This is an optimization exercise on Yosys and OpenROAD, whose aim is small area, not a production implementation. In this exercise RTL edits were held to simulation tests only and were not proved equivalent to the original. The series may have gaps, and a smaller design here may also do less where the tests do not look.

Fig. 1: run 1, a small window of the routed layout
Region (146, 213) to (186, 253) um. Cells in gray, sequential cells in the stronger gray; small squares are vias.
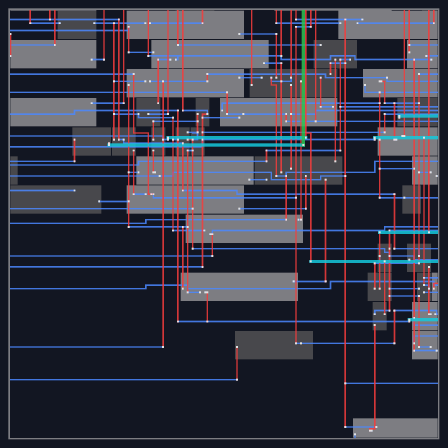
Fig. 2: run 1, wiring heat map
Scale: 1 px per um. 33 x 33 tiles, from dark purple (low) to yellow (high), scaled to the fullest tile. Values are wire area over tile area, all layers added.
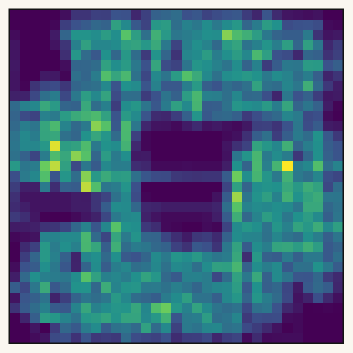
Fig. 3: run 1, sequential cells grouped by signal name
Scale: 1 px per um. Other sequential cells in the stronger gray, the rest of the logic in the fainter gray.
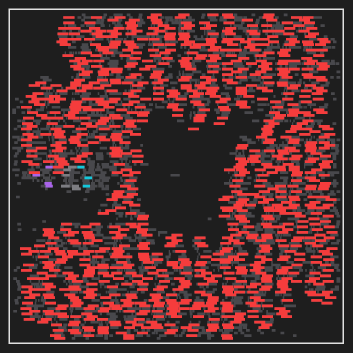
`design/flow/run.sh`:
```
#!/bin/bash
# synth_recipe.tcl (not shown) runs the flow's synth.tcl, then flattens the netlist and writes it again
# the make line also repeats each setting of config.mk as NAME=value (left out here)
make -C /OpenROAD-flow-scripts/flow DESIGN_CONFIG=/design/flow/config.mk WORK_HOME=/design/flow/orfs CLKGATE_MAP_FILE= SYNTH_SCRIPT=/design/flow/synth_recipe.tcl finish
```
`design/flow/config.mk`:
```
export PLATFORM = sky130hd
export DESIGN_NAME = my_fifo
export DESIGN_NICKNAME = my_fifo
export VERILOG_FILES = /design/flow/design.v
export SDC_FILE = /design/flow/constraint.sdc
export NUM_CORES = 4
export LEC_CHECK = 0
export CAP_MARGIN = 20
export CORE_MARGIN = 2
export CORE_UTILIZATION = 40
export SLEW_MARGIN = 20
```
`design/flow/constraint.sdc`:
```
create_clock -name core_clock -period 5.0 [get_ports {clk}]
set_input_delay 1.0000 -clock core_clock [delete_from_list [all_inputs] [get_ports {clk}]]
set_output_delay 1.0000 -clock core_clock [all_outputs]
set_load 0.01 [all_outputs]
```
`design/flow/design.v`:
```
module my_fifo #(
                   parameter DATA_W           = 128      ,         
                   parameter DEPTH            = 5      ,         
                   parameter UPP_TH           = 4      ,         
                   parameter LOW_TH           = 2                
                )
                (
                   input                   clk         ,         
                   input                   rstn        ,         
                   input                   i_wren      ,         
                   input  [DATA_W - 1 : 0] i_wrdata    ,         
                   output                  o_alm_full  ,         
                   output                  o_full      ,         
                   input                   i_rden      ,         
                   output [DATA_W - 1 : 0] o_rddata    ,         
                   output                  o_alm_empty ,         
                   output                  o_empty               
                );
logic [DATA_W - 1        : 0] data_rg [DEPTH] ;         
logic [$clog2(DEPTH) - 1 : 0] wrptr_rg        ;         
logic [$clog2(DEPTH) - 1 : 0] rdptr_rg        ;         
logic [$clog2(DEPTH)     : 0] dcount_rg       ;         
logic                         wren_s          ;         
logic                         rden_s          ;         
logic                         full_s          ;         
logic                         empty_s         ;         
always @ (posedge clk) begin
   if (!rstn) begin      
      for (int i = 0; i < DEPTH; i++) data_rg[i] <= '0 ;
      wrptr_rg  <= 0              ;
      rdptr_rg  <= 0              ;      
      dcount_rg <= 0              ;
   end
   else begin   
      if (wren_s) begin                          
         data_rg [wrptr_rg] <= i_wrdata ;         
         if (wrptr_rg == DEPTH - 1) begin
            wrptr_rg <= 0               ;         
         end
         else begin
            wrptr_rg <= wrptr_rg + 1    ;         
         end
      end
      if (rden_s) begin         
         if (rdptr_rg == DEPTH - 1) begin
            rdptr_rg <= 0               ;         
         end
         else begin
            rdptr_rg <= rdptr_rg + 1    ;         
         end
      end
      if (wren_s && !rden_s) begin                
         dcount_rg <= dcount_rg + 1 ;
      end                    
      else if (!wren_s && rden_s) begin           
         dcount_rg <= dcount_rg - 1 ;         
      end
   end
end
assign full_s      = (dcount_rg == DEPTH) ? 1'b1 : 0                ; 
assign empty_s     = (dcount_rg == 0    ) ? 1'b1 : 0                ;
assign wren_s      = i_wren & !full_s                               ;  
assign rden_s      = i_rden & !empty_s                              ;
assign o_full      = full_s                           ;
assign o_empty     = empty_s                                        ;
assign o_alm_full  = ((dcount_rg > UPP_TH) ? 1'b1 : 0)              ;
assign o_alm_empty = (dcount_rg < LOW_TH) ? 1'b1 : 0                ;  
assign o_rddata    = data_rg [rdptr_rg]                             ;   
endmodule
```
==> reports/qor.yml, run 1 <==
min_path:
  min_to: "rdptr_rg[1]"
  min-delay-start: "rdptr_rg[1]"
timing:
  skew_ns: 0.0272
  finalMaxSlewViolations: 0
  fin_crit_ns: 4.31
  period_share: 0.862
synth:
  yosysUniqueCellTypes: 38
  synth_top_area_frac: 0.712
  synthArstFlopShare: 0
  muxShareOfSynthArea: 0.167
  syn_area_um2: 43200
  synth-edff-count: 1024
  synth_area_leader_cell: "edfxtp_1"
  syn_avg_cell_area_um2: 17.8
  yosysWarningCount: 1
  synth_ff_type: "edfxtp_1"
worst_setup_path:
  slowest_stage: "dfxtp_4"
  worstPathMaxFanout: 30
  critPathCapture: "o_rddata[14]"
  crit_chain: "buf_12 > mux4_2 > mux2_2 > clkdlybuf4s50_1"
  critPathKind: "reg2out"
global_routing:
  grt_pass1_wl_um: 158000
  gr-usage-all-layers: 0.194
cells_and_area:
  syn2layout_area_growth_pct: 18.3
  nNetsFinal: 2828
  layout_commonest_cell: "edfxtp_1"
  finish.instance_area_um2: 51100
  fillers: 8983
  multi_input_area_um2: 11300
outcome:
  status: "finished clean"
die:
  die_area_um2: 111000
placement:
  routabilityCongestion: 0.710
cts:
  cts_made_buffers: 108
  clkSinkCount: 1037
routing:
  ant_nets: 0
-- Fig. 1 (at the start) --
[red] M2
[green] M4
[blue] M1
[cyan] M3
sequential cells in the window: 14
netlist names of flops here include: data_rg (14)
cells with their middle in the window: 34
most frequent: edfxtp_1 (14), nor2_1 (5), and2_1 (4)

-- Fig. 2 (at the start) --
nearly empty tiles: 9.5%
tiles over half the peak: 19%
fullest tile: 0.48

-- Fig. 3 (at the start) --
[purple] dcount_rg | placed flops: 4 | where: middle left
[cyan] wrptr_rg | placed flops: 3
[red] data_rg | placed flops: 1,024 | where: widely spread
not colored: 6

==> run 1: state kept, by name, summed over array words and instances, names as in the netlist, named ones only <==
| signal | count |
|---|---|
| data_rg | 1024 |
| dcount_rg | 4 |
| rdptr_rg | 3 |
| wrptr_rg | 3 |
==> run 1: stage by stage <==
stage           util  hold WS [ns]  worst slack (ns)  std cells
2_1_floorplan      -         0.480            -0.300       2424
5_1_grt        0.477         0.566             0.510       4182
4_1_cts        0.477         0.546             0.558       4179
6_report       0.477         0.537             0.691       4183
3_5_place_dp   0.445         0.526              1.27       3981
3_3_place_gp   0.445         0.487              1.27       3981
==> run 1: per-layer routing <==
metal,routed length [um],share of wire,vias to the layer above,track usage
li1,-,-,9797,-
met1,44900,0.42,11955,0.260
met2,53300,0.50,732,0.325
met3,6340,0.059,133,0.0341
met4,2040,0.019,16,0.0531
met5,101,0.00095,-,0
==> run 1: final cells by class <==
class                      count  share of cell area
clock inverter                70              0.0129
antenna                        4            0.000196
timing repair buffer         313              0.0675
clock buffer                 128              0.0552
multi-input combinational   1220               0.222
inverter                       8            0.000637
sequential                  1037               0.607
tap                         1403              0.0344
## Run 2: what changed since run 1
==> design/flow/design.v (replaced) <==
module my_fifo #(
                   parameter DATA_W           = 128      ,         
                   parameter DEPTH            = 5      ,         
                   parameter UPP_TH           = 4      ,         
                   parameter LOW_TH           = 2                
                )
                (
                   input                   clk         ,         
                   input                   rstn        ,         
                   input                   i_wren      ,         
                   input  [DATA_W - 1 : 0] i_wrdata    ,         
                   output                  o_alm_full  ,         
                   output                  o_full      ,         
                   input                   i_rden      ,         
                   output [DATA_W - 1 : 0] o_rddata    ,         
                   output                  o_alm_empty ,         
                   output                  o_empty               
                );
logic [DATA_W - 1 : 0] data_rg [DEPTH] ;         
logic [DEPTH - 1  : 0] wrptr_rg        ;         
logic [DEPTH - 1  : 0] rdptr_rg        ;         
logic [$clog2(DEPTH) : 0] dcount_rg    ;         
logic wren_s, rden_s, full_s, empty_s;
assign full_s  = (dcount_rg == DEPTH);
assign empty_s = (dcount_rg == 0);
assign wren_s  = i_wren & !full_s;
assign rden_s  = i_rden & !empty_s;
always @ (posedge clk) begin
   for (int i = 0; i < DEPTH; i++)
      if (wren_s && wrptr_rg[i]) data_rg[i] <= i_wrdata;
end
always @ (posedge clk) begin
   if (!rstn) begin
      wrptr_rg  <= 1;
      rdptr_rg  <= 1;
      dcount_rg <= 0;
   end
   else begin
      if (wren_s) wrptr_rg <= {wrptr_rg[DEPTH-2:0], wrptr_rg[DEPTH-1]};
      if (rden_s) rdptr_rg <= {rdptr_rg[DEPTH-2:0], rdptr_rg[DEPTH-1]};
      if (wren_s && !rden_s)      dcount_rg <= dcount_rg + 1;
      else if (!wren_s && rden_s) dcount_rg <= dcount_rg - 1;
   end
end
assign o_full      = full_s;
assign o_empty     = empty_s;
assign o_alm_full  = (dcount_rg > UPP_TH);
assign o_alm_empty = (dcount_rg < LOW_TH);
logic [DATA_W - 1 : 0] rddata_s;
always_comb begin
   rddata_s = '0;
   for (int i = 0; i < DEPTH; i++)
      rddata_s = rddata_s | (data_rg[i] & {DATA_W{rdptr_rg[i]}});
end
assign o_rddata = rddata_s;
endmodule
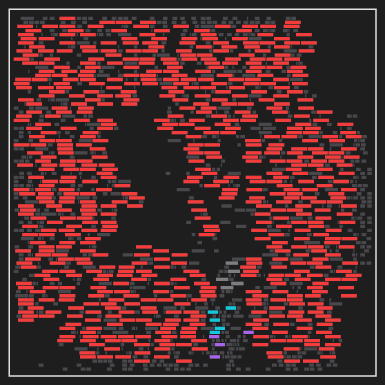
Fig. 4. Sequential cells grouped by signal name (run 2).
Scale: 1.5 px per um. Other sequential cells in the stronger gray, the rest of the logic in the fainter gray.
[purple] dcount_rg | placed flops: 4 | where: bottom center
[cyan] wrptr_rg | placed flops: 5 | where: bottom center
[red] data_rg | placed flops: 640 | where: widely spread
not colored: 5

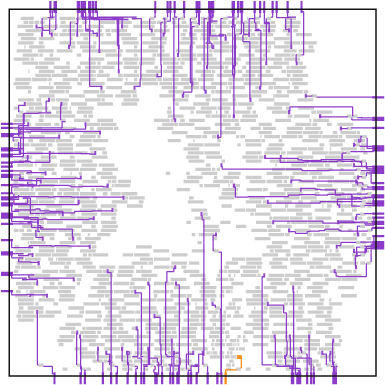
Fig. 5. I/O nets highlighted (run 2).
Scale: 1.5 px per um.
[purple] o_rddata | direction: output | end cells: 128 | buffers: 128 | wire: 5,350 um
[orange] i_wren | direction: input | end cells: 1 | buffers: 1 | wire: 17.7 um

==> reports/qor.yml, run 2 <==
cells_and_area:
  fin_util: 0.505
  instances_no_fill: 2250
  top_regs: "data_rg x640, rdptr_rg x5, wrptr_rg x5"
  regMostFlops: "data_rg"
  nNetsFinal: 1577
  syn2layout_area_growth_pct: 24.5
  finish.instance_area_um2: 28600
  layout_commonest_cell: "edfxtp_1"
timing:
  setup_tns_ns: 0
  finalMaxSlewViolations: 0
  skew_ns: 0.0116
  whs_ns: 0.487
  relSlewSlack: 0.287
  finalWorstSetupSlack_ns: 1.01
  period_share: 0.798
  fin_crit_ns: 3.99
outcome:
  status: "finished clean"
placement:
  routabilityCongestion: 0.688
  pre_cts_slack_ns: 1.52
global_routing:
  gr-usage-all-layers: 0.175
  grt_pass1_wl_um: 78600
synth:
  synth-edff-count: 640
  synth_ff_type: "edfxtp_1"
  synth_area_leader_cell: "edfxtp_1"
  yosysUniqueCellTypes: 31
  synthArstFlopShare: 0
  yosysWarningCount: 2
  syn_area_um2: 23000
cts:
  cts_made_buffers: 68
  clkSinkCount: 654
worst_setup_path:
  critPathKind: "reg2out"
  crit_arrival_ns: 2.99
  crit_chain: "buf_12 > a222oi_1 > nand2_1 > clkdlybuf4s50_1"
  slowest_stage: "dfxtp_4"
routing:
  ant_nets: 0
## run 2: final timing paths
| check | slack, ns | endpoint | depth (start not counted) | from |
|---|---|---|---|---|
| max | 1.01 | o_rddata[34] | 4 | rdptr_rg[0] |
| min | 0.49 | wrptr_rg[0] | 2 | wrptr_rg[0] |
| max reg2reg | 2.25 | data_rg[2][79] | 4 | dcount_rg[1] |
| min reg2reg | 0.49 | wrptr_rg[0] | 2 | wrptr_rg[0] |
## run 2: area by class of cell
type,instances,area (um^2)
fillers,4659,28000
flip-flops and latches,654,19500
multi-input cells,436,3130
repair buffers,280,2900
clock buffers,87,1790
well taps,756,946
clock inverters,34,288
diodes,2,5.00
inverters,1,3.75
## run 2: per-layer routing
metal | vias to the layer above | GRT usage | part of all wire
met2 | 428 | 0.285 | 0.49
met1 | 6329 | 0.232 | 0.42
li1 | 5502 | - | -
met5 | - | 0 | 0.00099
met3 | 63 | 0.0408 | 0.072
met4 | 8 | 0.0556 | 0.018
## Run 3: what changed since run 2
==> design/flow/flow/run.sh (new file) <==
#!/bin/bash
# Standard ORFS layout with two changes that only save cell area:
#  - port buffers use the smallest buffer (buf_1) instead of the flow's default pick;
#  - CTS uses clkbuf_8 in clusters of up to 16 registers and no dummy loads.
set -euo pipefail
cd "$(dirname "$0")/.."
export BUFFER_PORTS_ARGS="-buffer_cell sky130_fd_sc_hd__buf_1"
export CTS_ARGS="-sink_clustering_enable -repair_clock_nets -dont_use_dummy_load -sink_clustering_size 16 -sink_clustering_max_diameter 60 -buf_list sky130_fd_sc_hd__clkbuf_8"
bash standard.sh finish > standard_flow.log 2>&1
==> design/flow/standard.sh (new file) <==
#!/bin/bash
# synth_recipe.tcl (not shown) runs the flow's synth.tcl, then flattens the netlist and writes it again
# the make line also repeats each setting of config.mk as NAME=value (left out here)
make -C /OpenROAD-flow-scripts/flow DESIGN_CONFIG=/design/flow/config.mk WORK_HOME=/design/flow/orfs CLKGATE_MAP_FILE= SYNTH_SCRIPT=/design/flow/synth_recipe.tcl "${@:-finish}"
removed: design/flow/run.sh
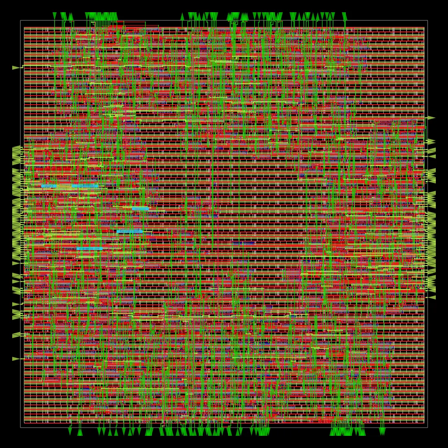
Fig. 6. The routed nets (run 3).
drt total wl: 49,700 um
gr usage total: 0.164
DR WL/cell: 22.8 um

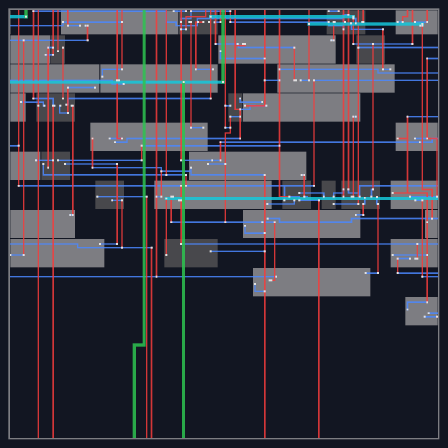
Fig. 7. A small window of the routed layout (run 3).
Region (102, 150) to (142, 190) um. Cells in gray, sequential cells in the stronger gray; small squares are vias.
[blue] M1
[cyan] M3
[red] M2
[green] M4
netlist names of flops here include: data_rg (13)
most frequent: edfxtp_1 (13), a222oi_1 (4)
sequential cells in the window: 13
cells with their middle in the window: 25

==> reports/qor.yml, run 3 <==
cells_and_area:
  nonClkBufAreaFrac: 0.0478
  buffers: 279
  syn2layout_area_growth_pct: 11.2
  clockBufferCount: 50
  multi_input_area_share: 0.123
  layout_commonest_cell: "edfxtp_1"
  top_regs: "data_rg x640, rdptr_rg x5, wrptr_rg x5"
  fillers: 4904
  clkCellAreaFrac: 0.0270
  fin_util: 0.451
  largest_reg_flops: 640
  regMostFlops: "data_rg"
  seq_cell_count: 654
  seq_share: 0.765
  antenna_cells: 5
synth:
  muxShareOfSynthArea: 0.00349
  synthArstFlopShare: 0
  yosysUniqueCellTypes: 31
  yosysWarningCount: 2
  synth_ff_type: "edfxtp_1"
  synth_top_area_frac: 0.837
  synth-edff-count: 640
  syn_avg_cell_area_um2: 19.7
timing:
  fin_crit_ns: 3.62
  finalWorstSetupSlack_ns: 1.38
  period_share: 0.724
  relSlewSlack: 0.406
  setup_tns_ns: 0
  skew_ns: 0.0350
worst_setup_path:
  critPathKind: "reg2out"
  regToRegSetupSlack_ns: 2.21
  r2r_cells: 4
  crit_chain: "buf_4 > a222oi_1 > nand2_1 > buf_1"
  worstPathMaxFanout: 57
routing:
  wl_met2_um: 24500
  met3_wirelength_um: 3500
  ant_nets: 0
cts:
  clkSinkCount: 654
  cts_made_buffers: 50
placement:
  routabilityCongestion: 0.713
  pre_cts_slack_ns: 1.85
min_path:
  hold_path_depth: 2
  min_to: "wrptr_rg[0]"
die:
  nWellTaps: 756
  die_area_um2: 59300
global_routing:
  grt_pass1_wl_um: 74500
outcome:
  status: "finished clean"
run 3: worst max-delay path by stage:
stage / startpoint / to / slack, ns / cells after the start
final: rdptr_rg[0] / o_rddata[49] / 1.38 / 4
after detailed placement: i_wren / data_rg[2][36] / 1.85 / 4
after global placement: i_wren / data_rg[2][37] / 1.88 / 4
after floorplan: i_wren / data_rg[4][0] / 0.26 / 3
after global routing: rdptr_rg[0] / o_rddata[42] / 1.22 / 4
after CTS: rdptr_rg[0] / o_rddata[49] / 1.32 / 4
run 3: routing by layer:
metal | up-vias | track usage
met1 | 6142 | 0.218
li1 | 5393 | -
met4 | 10 | 0.0445
met3 | 80 | 0.0391
met5 | - | 0
met2 | 412 | 0.272
run 3: per-stage QoR:
stage	area, um^2	hold WS, ns	cells
floorplan	23000	0.442	1165
global placement	24800	0.464	2126
detailed placement	24800	0.463	2126
CTS	25500	0.485	2176
global route	25500	0.534	2178
finish	25500	0.481	2181
## Run 4: what changed since run 3
--- a/design/flow/design.v
+++ b/design/flow/design.v
@@ -16,19 +16,42 @@
                    output                  o_alm_empty ,         
                    output                  o_empty               
                 );
-logic [DATA_W - 1 : 0] data_rg [DEPTH] ;         
-logic [DEPTH - 1  : 0] wrptr_rg        ;         
-logic [DEPTH - 1  : 0] rdptr_rg        ;         
-logic [$clog2(DEPTH) : 0] dcount_rg    ;         
-logic wren_s, rden_s, full_s, empty_s;
+localparam SLOTS = DEPTH - 1;
+logic [DATA_W - 1 : 0] head_rg        ;         
+logic [DATA_W - 1 : 0] slot_rg [SLOTS];         
+logic [SLOTS - 1  : 0] wrptr_rg       ;         
+logic [SLOTS - 1  : 0] rdptr_rg       ;         
+logic [$clog2(DEPTH) : 0] dcount_rg   ;         
+logic wren_s, rden_s, full_s, empty_s, one_s, many_s;
 assign full_s  = (dcount_rg == DEPTH);
 assign empty_s = (dcount_rg == 0);
+assign one_s   = (dcount_rg == 1);
+assign many_s  = !empty_s && !one_s;            
 assign wren_s  = i_wren & !full_s;
 assign rden_s  = i_rden & !empty_s;
+logic              head_wr_s, head_hold_s;
+logic [SLOTS-1:0]  head_slot_s;
+assign head_wr_s   = empty_s | (one_s & i_rden);
+assign head_hold_s = !empty_s & !i_rden;
+assign head_slot_s = {SLOTS{many_s & i_rden}} & rdptr_rg;
+logic [DATA_W - 1 : 0] head_nx_s, head_a_n, head_b_n;
+my_fifo_sel3n #(.W(DATA_W)) u_head_sel_a (
+   .s ({head_slot_s[0], head_wr_s, head_hold_s}),
+   .d0 (head_rg), .d1 (i_wrdata), .d2 (slot_rg[0]), .o_n (head_a_n)
+);
+my_fifo_sel3n #(.W(DATA_W)) u_head_sel_b (
+   .s (head_slot_s[3:1]),
+   .d0 (slot_rg[1]), .d1 (slot_rg[2]), .d2 (slot_rg[3]), .o_n (head_b_n)
+);
+assign head_nx_s = ~(head_a_n & head_b_n);
+always @ (posedge clk) head_rg <= head_nx_s;
 always @ (posedge clk) begin
-   for (int i = 0; i < DEPTH; i++)
-      if (wren_s && wrptr_rg[i]) data_rg[i] <= i_wrdata;
+   for (int i = 0; i < SLOTS; i++)
+      if (wrptr_rg[i] && !full_s) slot_rg[i] <= i_wrdata;
 end
+logic slot_wr_s, slot_rd_s;
+assign slot_wr_s = wren_s & (many_s | (one_s & !i_rden));
+assign slot_rd_s = i_rden & many_s;
 always @ (posedge clk) begin
    if (!rstn) begin
       wrptr_rg  <= 1;
@@ -36,8 +59,8 @@
       dcount_rg <= 0;
    end
    else begin
-      if (wren_s) wrptr_rg <= {wrptr_rg[DEPTH-2:0], wrptr_rg[DEPTH-1]};
-      if (rden_s) rdptr_rg <= {rdptr_rg[DEPTH-2:0], rdptr_rg[DEPTH-1]};
+      if (slot_wr_s) wrptr_rg <= {wrptr_rg[SLOTS-2:0], wrptr_rg[SLOTS-1]};
+      if (slot_rd_s) rdptr_rg <= {rdptr_rg[SLOTS-2:0], rdptr_rg[SLOTS-1]};
       if (wren_s && !rden_s)      dcount_rg <= dcount_rg + 1;
       else if (!wren_s && rden_s) dcount_rg <= dcount_rg - 1;
    end
@@ -46,11 +69,12 @@
 assign o_empty     = empty_s;
 assign o_alm_full  = (dcount_rg > UPP_TH);
 assign o_alm_empty = (dcount_rg < LOW_TH);
-logic [DATA_W - 1 : 0] rddata_s;
-always_comb begin
-   rddata_s = '0;
-   for (int i = 0; i < DEPTH; i++)
-      rddata_s = rddata_s | (data_rg[i] & {DATA_W{rdptr_rg[i]}});
-end
-assign o_rddata = rddata_s;
+assign o_rddata    = head_rg;
 endmodule
+module my_fifo_sel3n #(parameter W = 1) (
+   input  [2:0]     s,
+   input  [W - 1:0] d0, d1, d2,
+   output [W - 1:0] o_n
+);
+assign o_n = ~(({W{s[0]}} & d0) | ({W{s[1]}} & d1) | ({W{s[2]}} & d2));
+endmodule
--- a/design/flow/config.mk
+++ b/design/flow/config.mk
@@ -9,3 +9,4 @@
 export CORE_MARGIN = 2
 export CORE_UTILIZATION = 40
 export SLEW_MARGIN = 20
+export SYNTH_HIERARCHICAL = 1
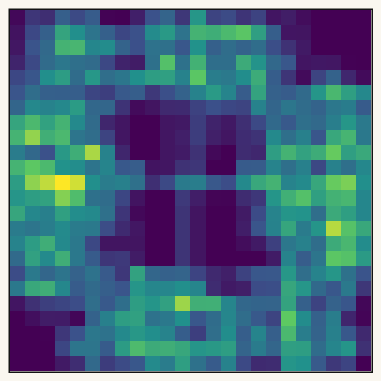
Fig. 8. Wiring heat map (run 4).
Scale: 1.5 px per um. 24 x 24 tiles, from dark purple (low) to yellow (high), scaled to the fullest tile. Values are wire area over tile area, all layers added.
nearly empty tiles: 11%
tiles over half the peak: 22%
emptiest ninth of the die: center
mean over tiles: 0.15

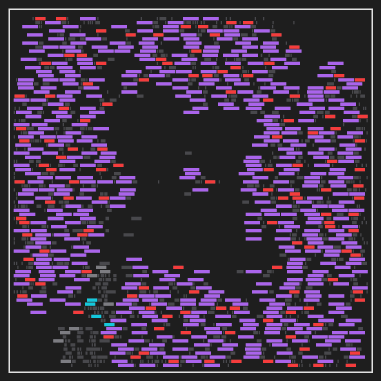
Fig. 9. Sequential cells grouped by signal name (run 4).
Scale: 1.5 px per um. Other sequential cells in the stronger gray, the rest of the logic in the fainter gray.
[purple] slot_rg | placed flops: 512 | where: widely spread
[red] head_rg | placed flops: 128 | where: widely spread
[cyan] wrptr_rg | placed flops: 4 | where: lower left
not colored: 8

==> reports/qor.yml, run 4 <==
synth:
  yosysUniqueCellTypes: 30
  synth-edff-count: 512
  syn_avg_cell_area_um2: 18.8
  synth_top_area_frac: 0.684
worst_setup_path:
  critPathKind: "reg2out"
  r2r-start: "dcount_rg[0]"
  slowest_stage: "nor3_1"
  r2r-end: "head_rg[127]"
  critical_path.startpoint: "dcount_rg[0]"
  cp_num_cells: 5
  critPathCapture: "o_empty"
  crit_arrival_ns: 1.95
timing:
  fin_crit_ns: 2.95
  finalMaxSlewViolations: 0
  setup_tns_ns: 0
  relSlewSlack: 0.338
  skew_ns: 0.0672
  period_share: 0.590
cells_and_area:
  n_all_inverters: 9
  multi_input_area_share: 0.143
  seq_share: 0.739
  largest_class: "flip-flops and latches"
  largest_reg_flops: 512
  nonClkBufAreaFrac: 0.0497
  seq_cell_count: 652
  multi_input_area_um2: 3520
  finish.instance_area_um2: 24600
  top_regs: "slot_rg x512, head_rg x128"
  seq_area_um2: 18200
cts:
  clkSinkCount: 652
placement:
  postPlaceCellArea_um2: 23900
  placedCellCount: 2135
global_routing:
  gr-usage-all-layers: 0.175
min_path:
  min_to: "head_rg[50]"
  hold_path_depth: 2
  min-delay-start: "slot_rg[0][50]"
outcome:
  status: "finished clean"
die:
  nWellTaps: 748
-- run 4: cell types whose count changed in the layout (fill, tap and decap cells not counted), moves of 5 or more --
cell / before / now
dfxtp_1: 9 / 140
a222oi_1: 128 / 256
a22oi_1: 128 / 0
edfxtp_1: 640 / 512
nor2b_1: 9 / 0
inv_1: 1 / 9
mux2i_1: 8 / 2
and2_1: 2 / 7
dfxtp_4: 5 / 0
diode_2: 5 / 0
nor2_4: 0 / 5
-- run 4: metrics by stage --
step / hold slack [ns] / setup slack (ns) / utilization
final: 0.410 / 2.05 / 0.445
after detailed placement: 0.440 / 2.02 / 0.432
after floorplan: 0.431 / 0.680 / -
after global routing: 0.429 / 1.86 / 0.445
after CTS: 0.417 / 1.98 / 0.445
after global placement: 0.435 / 2.06 / 0.432
-- run 4: routing by layer --
| metal | global-route usage | vias to the layer above | share of wire |
|---|---|---|---|
| met1 | 0.228 | 6382 | 0.41 |
| met3 | 0.0512 | 78 | 0.096 |
| met5 | 0 | - | 0.0010 |
| li1 | - | 5567 | - |
| met2 | 0.289 | 541 | 0.48 |
| met4 | 0.0408 | 8 | 0.018 |
## Run 5: what changed since run 4
--- a/design/flow/design.v
+++ b/design/flow/design.v
@@ -19,13 +19,17 @@
 localparam SLOTS = DEPTH - 1;
 logic [DATA_W - 1 : 0] head_rg        ;         
 logic [DATA_W - 1 : 0] slot_rg [SLOTS];         
-logic [SLOTS - 1  : 0] wrptr_rg       ;         
-logic [SLOTS - 1  : 0] rdptr_rg       ;         
-logic [$clog2(DEPTH) : 0] dcount_rg   ;         
+logic [1:0] wrptr_rg, rdptr_rg;                
+logic [SLOTS-1:0] wr_oh_s, rd_oh_s;
+assign wr_oh_s = {wrptr_rg[1] & wrptr_rg[0], wrptr_rg[1] & !wrptr_rg[0],
+                  !wrptr_rg[1] & wrptr_rg[0], !(wrptr_rg[1] | wrptr_rg[0])};
+assign rd_oh_s = {rdptr_rg[1] & rdptr_rg[0], rdptr_rg[1] & !rdptr_rg[0],
+                  !rdptr_rg[1] & rdptr_rg[0], !(rdptr_rg[1] | rdptr_rg[0])};
 logic wren_s, rden_s, full_s, empty_s, one_s, many_s;
-assign full_s  = (dcount_rg == DEPTH);
-assign empty_s = (dcount_rg == 0);
-assign one_s   = (dcount_rg == 1);
+logic [DEPTH:1] cnt_th_rg;                      
+assign full_s  = cnt_th_rg[DEPTH];
+assign empty_s = !cnt_th_rg[1];
+assign one_s   = cnt_th_rg[1] & !cnt_th_rg[2];
 assign many_s  = !empty_s && !one_s;            
 assign wren_s  = i_wren & !full_s;
 assign rden_s  = i_rden & !empty_s;
@@ -33,7 +37,9 @@
 logic [SLOTS-1:0]  head_slot_s;
 assign head_wr_s   = empty_s | (one_s & i_rden);
 assign head_hold_s = !empty_s & !i_rden;
-assign head_slot_s = {SLOTS{many_s & i_rden}} & rdptr_rg;
+assign head_slot_s = {SLOTS{many_s & i_rden}} & rd_oh_s;
+logic [SLOTS-1:0] slot_en_s;
+assign slot_en_s = wr_oh_s & {SLOTS{!full_s}};
 logic [DATA_W - 1 : 0] head_nx_s, head_a_n, head_b_n;
 my_fifo_sel3n #(.W(DATA_W)) u_head_sel_a (
    .s ({head_slot_s[0], head_wr_s, head_hold_s}),
@@ -47,29 +53,29 @@
 always @ (posedge clk) head_rg <= head_nx_s;
 always @ (posedge clk) begin
    for (int i = 0; i < SLOTS; i++)
-      if (wrptr_rg[i] && !full_s) slot_rg[i] <= i_wrdata;
+      if (slot_en_s[i]) slot_rg[i] <= i_wrdata;
 end
+assign o_rddata = head_rg;
 logic slot_wr_s, slot_rd_s;
 assign slot_wr_s = wren_s & (many_s | (one_s & !i_rden));
 assign slot_rd_s = i_rden & many_s;
 always @ (posedge clk) begin
    if (!rstn) begin
-      wrptr_rg  <= 1;
-      rdptr_rg  <= 1;
-      dcount_rg <= 0;
+      wrptr_rg  <= 0;
+      rdptr_rg  <= 0;
+      cnt_th_rg <= 0;
    end
    else begin
-      if (slot_wr_s) wrptr_rg <= {wrptr_rg[SLOTS-2:0], wrptr_rg[SLOTS-1]};
-      if (slot_rd_s) rdptr_rg <= {rdptr_rg[SLOTS-2:0], rdptr_rg[SLOTS-1]};
-      if (wren_s && !rden_s)      dcount_rg <= dcount_rg + 1;
-      else if (!wren_s && rden_s) dcount_rg <= dcount_rg - 1;
+      if (slot_wr_s) wrptr_rg <= {wrptr_rg[0], !wrptr_rg[1]};
+      if (slot_rd_s) rdptr_rg <= {rdptr_rg[0], !rdptr_rg[1]};
+      if (wren_s && !rden_s)      cnt_th_rg <= {cnt_th_rg[DEPTH-1:1], 1'b1};
+      else if (!wren_s && rden_s) cnt_th_rg <= {1'b0, cnt_th_rg[DEPTH:2]};
    end
 end
 assign o_full      = full_s;
 assign o_empty     = empty_s;
-assign o_alm_full  = (dcount_rg > UPP_TH);
-assign o_alm_empty = (dcount_rg < LOW_TH);
-assign o_rddata    = head_rg;
+assign o_alm_full  = full_s;
+assign o_alm_empty = empty_s | one_s;
 endmodule
 module my_fifo_sel3n #(parameter W = 1) (
    input  [2:0]     s,
--- a/design/flow/config.mk
+++ b/design/flow/config.mk
@@ -7,6 +7,6 @@
 export LEC_CHECK = 0
 export CAP_MARGIN = 20
 export CORE_MARGIN = 2
-export CORE_UTILIZATION = 40
+export CORE_UTILIZATION = 75
 export SLEW_MARGIN = 20
 export SYNTH_HIERARCHICAL = 1
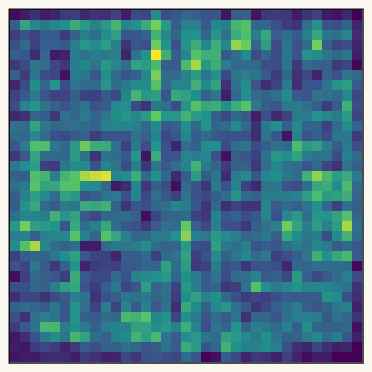
Fig. 10. Wiring heat map (run 5).
Scale: 2 px per um. 35 x 35 tiles, from dark purple (low) to yellow (high), scaled to the fullest tile. Values are wire area over tile area, all layers added.
nearly empty tiles: 0.60%
mean over tiles: 0.26
fullest tile: 0.71

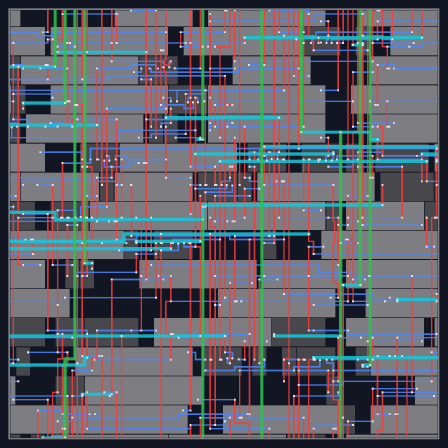
Fig. 11. A small window of the routed layout (run 5).
Region (68, 103) to (108, 143) um. Cells in gray, sequential cells in the stronger gray; small squares are vias.
[red] M2
[blue] M1
[green] M4
[cyan] M3
sequential cells in the window: 38
cells with their middle in the window: 73
netlist names of flops here include: slot_rg (31), head_rg (7)
most frequent: edfxtp_1 (31), buf_1 (12), a222oi_1 (11)

==> reports/qor.yml, run 5 <==
outcome:
  status: "finished clean"
global_routing:
  gr-usage-met2: 0.473
  grt_pass1_wl_um: 70400
  use_met1: 0.417
  use_met3: 0.0584
cells_and_area:
  multi_input_gates: 425
  fillers: 1520
  layout_commonest_cell: "edfxtp_1"
  seq_area_um2: 18100
  largest_class: "flip-flops and latches"
  nNetsFinal: 1542
  n_all_inverters: 4
  seq_share: 0.759
  top_regs: "slot_rg x512, head_rg x128, cnt_th_rg x5"
  syn2layout_area_growth_pct: 7.40
  largest_reg_flops: 512
  antenna_cells: 5
  clkCellAreaFrac: 0.0265
  instances_no_fill: 1802
  seq_cell_count: 649
  fin_util: 0.812
  multi_input_area_um2: 3400
cts:
  cts_made_buffers: 46
  clkSinkCount: 649
worst_setup_path:
  critPathCapture: "head_rg[38]"
  cp_num_cells: 7
  regToRegSetupSlack_ns: 2.53
  r2r_cells: 6
  slowest_stage: "buf_4"
  crit_arrival_ns: 3.10
  critical_path.startpoint: "i_rden"
  r2r-end: "head_rg[38]"
synth:
  syn_avg_cell_area_um2: 19.1
  synthArstFlopShare: 0
  yosysWarningCount: 9
  synth_ff_type: "edfxtp_1"
  synth-edff-count: 512
  syn_area_um2: 22200
min_path:
  min_to: "head_rg[20]"
  min-delay-start: "slot_rg[3][20]"
timing:
  finalWorstSetupSlack_ns: 2.40
  setup_tns_ns: 0
  skew_ns: 0.0483
  finalMaxSlewViolations: 0
  period_share: 0.519
routing:
  ant_nets: 0
  top_layer: "met5"
  wl_um: 46600
  wl_met2_um: 22800
  wl_met1_um: 17300
placement:
  postPlaceCellArea_um2: 23200
  pre_cts_slack_ns: 1.89
  routabilityCongestion: 0.775
  placedCellCount: 1751
-- run 5: changes by cell type in the layout (fill, tap and decap cells not counted), moves of 3 or more --
| cell | before | now |
|---|---|---|
| ha_1 | 5 | 1 |
| diode_2 | 0 | 5 |
| and2_4 | 4 | 0 |
| buf_4 | 10 | 14 |
| mux2_2 | 0 | 3 |
| mux2i_1 | 2 | 6 |
| nand3_1 | 3 | 0 |
| o21ai_0 | 4 | 0 |
| dfxtp_1 | 140 | 137 |
| o21a_1 | 3 | 0 |
| inv_1 | 9 | 4 |
| clkbuf_8 | 51 | 46 |
| and2_1 | 7 | 0 |
-- run 5: cells by family after synthesis --
group / after synthesis / synth area share
flops: 649 / 0.815
compound gates: 260 / 0.116
buf+inv: 90 / 0.0358
simple gates: 155 / 0.0282
fa+ha+maj: 1 / 0.000563
mux: 9 / 0.00422
## Run 6: what changed since run 5
==> design/flow/flow/run.sh (replaced) <==
#!/bin/bash
# Standard ORFS layout with two changes that only save cell area:
#  - port buffers use the smallest buffer (buf_1) instead of the flow's default pick;
#  - CTS uses clkbuf_4 in clusters of up to 11 registers and no dummy loads.
set -euo pipefail
cd "$(dirname "$0")/.."
export BUFFER_PORTS_ARGS="-buffer_cell sky130_fd_sc_hd__buf_1"
export CTS_ARGS="-sink_clustering_enable -repair_clock_nets -dont_use_dummy_load -sink_clustering_size 11 -sink_clustering_max_diameter 60 -buf_list sky130_fd_sc_hd__clkbuf_4"
bash standard.sh finish > standard_flow.log 2>&1
--- a/design/flow/config.mk
+++ b/design/flow/config.mk
@@ -8,5 +8,6 @@
 export CAP_MARGIN = 20
 export CORE_MARGIN = 2
 export CORE_UTILIZATION = 75
+export PLACE_DENSITY = 0.9
 export SLEW_MARGIN = 20
 export SYNTH_HIERARCHICAL = 1
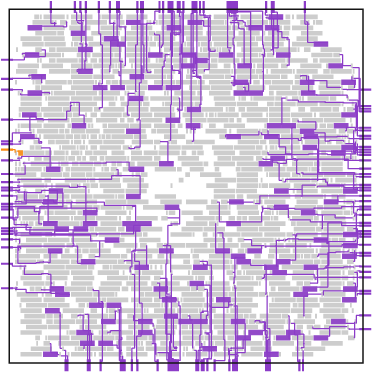
Fig. 12. I/O nets highlighted (run 6).
Scale: 2 px per um.
[purple] o_rddata | direction: output | end cells: 128 | buffers: 128 | wire: 5,570 um
[orange] i_wren | direction: input | end cells: 1 | buffers: 1 | wire: 4.90 um

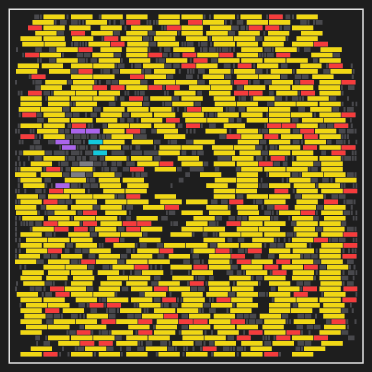
Fig. 13. Sequential cells grouped by signal name (run 6).
Scale: 2 px per um. Other sequential cells in the stronger gray, the rest of the logic in the fainter gray.
[yellow] slot_rg | placed flops: 512 | where: widely spread
[purple] cnt_th_rg | placed flops: 5
[cyan] wrptr_rg | placed flops: 2
[red] head_rg | placed flops: 128 | where: widely spread
not colored: 2

==> reports/qor.yml, run 6 <==
worst_setup_path:
  crit_chain: "inv_1 > nor2_4 > a21oi_4 > buf_4 > a222oi_1 > nand2_1"
  r2r_cells: 6
  slowest_stage: "nor2_4"
  crit_arrival_ns: 3.15
  critPathKind: "reg2reg"
placement:
  placedCellCount: 1750
  routabilityCongestion: 0.738
  pre_cts_slack_ns: 1.93
  postPlaceCellArea_um2: 23200
synth:
  synthSimpleGateAreaFrac: 0.0282
  synth-edff-count: 512
  muxShareOfSynthArea: 0.00422
  synthXorXnorAreaFrac: 0
  syn_area_um2: 22200
  synth_area_leader_cell: "edfxtp_1"
  synthArstFlopShare: 0
  synth_compound_area_frac: 0.116
  synth_top_area_frac: 0.691
  yosysWarningCount: 9
  syn_avg_cell_area_um2: 19.1
  synth_ff_type: "edfxtp_1"
cells_and_area:
  fillers: 1473
  largest_reg_flops: 512
  top_regs: "slot_rg x512, head_rg x128, cnt_th_rg x5"
  regMostFlops: "slot_rg"
  layout_commonest_cell: "edfxtp_1"
  fin_util: 0.807
  nNetsFinal: 1563
timing:
  skew_ns: 0.106
  whs_ns: 0.400
  fin_crit_ns: 2.65
  finalMaxSlewViolations: 0
  setup_tns_ns: 0
  relSlewSlack: 0.269
routing:
  wl_per_cell_um: 26.6
  ant_nets: 0
  wl_um: 48500
cts:
  clkSinkCount: 649
  cts_made_buffers: 68
outcome:
  status: "finished clean"
min_path:
  hold_path_depth: 2
-- run 6: worst max-delay path: cells and delay by family, from the launching register on --
family / cells / cell delay [ns]
flip-flops: 1 / 0.51
AO/OA/AOI/OAI: 2 / 0.53
buffers and inverters: 2 / 0.58
AND/OR/NAND/NOR: 2 / 0.74
-- run 6: path summary, 6_finish.rpt --
path	startpoint	to	slack, ns
min	slot_rg[3][96]	head_rg[96]	0.40
max	cnt_th_rg[1]	head_rg[46]	2.35
min reg2reg	slot_rg[3][96]	head_rg[96]	0.40
max reg2reg	cnt_th_rg[1]	head_rg[46]	2.35
-- run 6: routing by layer --
metal	GRT usage	routed length [um]
met5	0	13
met4	0.112	1410
met3	0.0631	6010
met2	0.491	24000
met1	0.433	17000
-- run 6: area by class of cell --
type | instances | area (um^2) | share of cell area
multi-input cells | 425 | 3400 | 0.143
clock buffers | 68 | 510 | 0.0215
well taps | 390 | 488 | 0.0206
diodes | 6 | 15.0 | 0.000633
flip-flops and latches | 649 | 18100 | 0.764
inverters | 4 | 15.0 | 0.000633
repair buffers | 282 | 1170 | 0.0492
## Run 7: what changed since run 6
--- a/design/flow/design.v
+++ b/design/flow/design.v
@@ -26,11 +26,14 @@
 assign rd_oh_s = {rdptr_rg[1] & rdptr_rg[0], rdptr_rg[1] & !rdptr_rg[0],
                   !rdptr_rg[1] & rdptr_rg[0], !(rdptr_rg[1] | rdptr_rg[0])};
 logic wren_s, rden_s, full_s, empty_s, one_s, many_s;
-logic [DEPTH:1] cnt_th_rg;                      
-assign full_s  = cnt_th_rg[DEPTH];
-assign empty_s = !cnt_th_rg[1];
-assign one_s   = cnt_th_rg[1] & !cnt_th_rg[2];
-assign many_s  = !empty_s && !one_s;            
+logic empty_rg, full_rg;
+logic ptr_eq_s, ptr_near_s;
+assign ptr_eq_s   = (wrptr_rg == rdptr_rg);                    
+assign ptr_near_s = ({wrptr_rg[0], !wrptr_rg[1]} == rdptr_rg);  
+assign full_s  = full_rg;
+assign empty_s = empty_rg;
+assign one_s   = !empty_rg & ptr_eq_s & !full_rg;
+assign many_s  = !ptr_eq_s | full_rg;
 assign wren_s  = i_wren & !full_s;
 assign rden_s  = i_rden & !empty_s;
 logic              head_wr_s, head_hold_s;
@@ -61,15 +64,16 @@
 assign slot_rd_s = i_rden & many_s;
 always @ (posedge clk) begin
    if (!rstn) begin
-      wrptr_rg  <= 0;
-      rdptr_rg  <= 0;
-      cnt_th_rg <= 0;
+      wrptr_rg <= 0;
+      rdptr_rg <= 0;
+      empty_rg <= 1;
+      full_rg  <= 0;
    end
    else begin
       if (slot_wr_s) wrptr_rg <= {wrptr_rg[0], !wrptr_rg[1]};
       if (slot_rd_s) rdptr_rg <= {rdptr_rg[0], !rdptr_rg[1]};
-      if (wren_s && !rden_s)      cnt_th_rg <= {cnt_th_rg[DEPTH-1:1], 1'b1};
-      else if (!wren_s && rden_s) cnt_th_rg <= {1'b0, cnt_th_rg[DEPTH:2]};
+      empty_rg <= empty_rg ? !i_wren : (one_s & i_rden & !i_wren);
+      full_rg  <= full_rg  ? !i_rden : (!empty_rg & ptr_near_s & i_wren & !i_rden);
    end
 end
 assign o_full      = full_s;
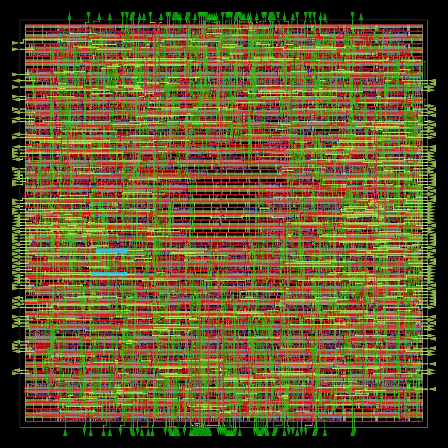
Fig. 14. The routed nets (run 7).
DR WL/cell: 26.0 um
met3 WL: 6280 um
Routed met1 length: 17,200 um
gr usage total: 0.300
Top Metal Used: met5

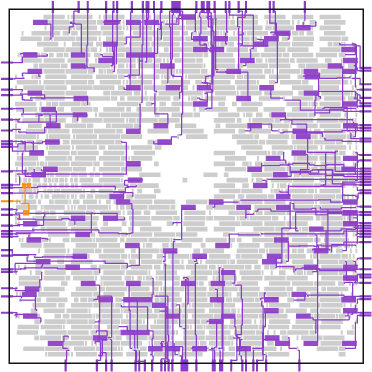
Fig. 15. I/O nets highlighted (run 7).
Scale: 2 px per um.
[purple] o_rddata | direction: output | end cells: 128 | buffers: 128 | wire: 5,230 um
[orange] i_wren | direction: input | end cells: 3 | buffers: 1 | wire: 25.6 um

==> reports/qor.yml, run 7 <==
synth:
  synth_fa_ha_area_frac: 0
  synth_ff_type: "edfxtp_1"
  syn_avg_cell_area_um2: 19.0
  synth_area_leader_cell: "edfxtp_1"
  synth-edff-count: 512
  synth_compound_area_frac: 0.120
  synthXorXnorAreaFrac: 0.00158
  yosysWarningCount: 9
  synthSimpleGateAreaFrac: 0.0287
  synth_top_family_by_area: "compound AO/OA/AOI/OAI gates"
  syn_area_um2: 22200
  yosysUniqueCellTypes: 29
worst_setup_path:
  slowest_stage: "dfxtp_1"
  r2r-start: "wrptr_rg[1]"
  regToRegSetupSlack_ns: 2.09
  critPathTopFamily: "flip-flops"
  r2r_cells: 6
  critical_path.startpoint: "wrptr_rg[1]"
  crit_arrival_ns: 2.08
  r2r-end: "head_rg[50]"
  cp_num_cells: 4
  worstPathBufferInverterCount: 1
  critPathKind: "reg2out"
die:
  die_area_um2: 31000
cells_and_area:
  fillers: 1494
  syn2layout_area_growth_pct: 6.43
  instances_no_fill: 1825
  largest_reg_flops: 512
  layout_commonest_cell: "edfxtp_1"
  regMostFlops: "slot_rg"
  top_regs: "slot_rg x512, head_rg x128"
routing:
  wl_um: 47400
  wl_met2_um: 22700
  ant_nets: 0
outcome:
  status: "finished clean"
min_path:
  hold_path_depth: 2
  min_to: "head_rg[16]"
  min-delay-start: "slot_rg[3][16]"
timing:
  finalWorstSetupSlack_ns: 1.92
  finalMaxSlewViolations: 0
  period_share: 0.616
  fin_crit_ns: 3.08
global_routing:
  grt_pass1_wl_um: 70800
  use_met1: 0.431
  gr-usage-met2: 0.468
cts:
  clkSinkCount: 646
  cts_made_buffers: 68
-- run 7: worst min-delay path, cell delays in order, from the launching register on --
cell	delay, ns
edfxtp_1	0.33
a222oi_1	0.06
nand2_1	0.06
-- run 7: kinds of logic (layout without fill, tap and decap cells) --
family / after synthesis / after routing
buffers and inverters: 95 / 353
AND/OR/NAND/NOR: 155 / 155
XOR/XNOR: 4 / 4
flip-flops: 646 / 646
other: 0 / 4
AO/OA/AOI/OAI: 273 / 273
-- run 7: area by class of cell --
| class | count | area [um^2] | area share |
|---|---|---|---|
| clock buffers | 68 | 510 | 0.0216 |
| inverters | 5 | 26.3 | 0.00111 |
| well taps | 390 | 488 | 0.0206 |
| repair buffers | 280 | 1200 | 0.0508 |
| flip-flops and latches | 646 | 18100 | 0.763 |
| diodes | 4 | 10.0 | 0.000423 |
| multi-input cells | 432 | 3370 | 0.143 |
-- run 7: per-stage QoR --
step | utilization | cell area (um^2)
global placement | 0.787 | 23100
finish | 0.805 | 23700
CTS | 0.805 | 23700
floorplan | - | 22300
detailed placement | 0.787 | 23100
global route | 0.805 | 23700

## what the ideal ports hide
Ports are ideal in the flow. The routed layouts listed here were re-timed in OpenROAD. Step 1 assumes that a clkbuf_16 drives the clock port and a buf_2 every other input. Step 2 adds t to the input delays and takes it off the output delays; t is the mean of the earliest and latest rising clock arrival at the registers after step 1. Input paths then give back, and output paths get back, about the clock's delay inside the block. Slacks: ideal ports / drivers / drivers and shift; pairs: ideal ports / drivers.
| run | t, ns | setup WS [ns] | worst slew at a driven data input, ns |
|---|---|---|---|
| run 1 | 0.753 | 0.691 / 0.623 / 1.307 | 0.13 |
| run 2 | 0.641 | 1.012 / 0.955 / 1.530 | 0.12 |
| run 3 | 0.682 | 1.382 / 1.329 / 1.898 | 0.09 |
| run 4 | 0.670 | 2.049 / 2.000 / 2.033 | 0.11 |
| run 5 | 0.617 | 2.404 / 2.431 / 1.814 | 0.09 |
| run 6 | 0.714 | 2.348 / 2.348 / 1.812 | 0.09 |
| run 7 | 0.720 | 1.921 / 1.872 / 1.764 | 0.08 |
After both steps setup and hold are still met in every run listed. The setup slack of run 5, which loses most, moves by +0.027 ns with the drivers and by -0.590 ns with both steps.
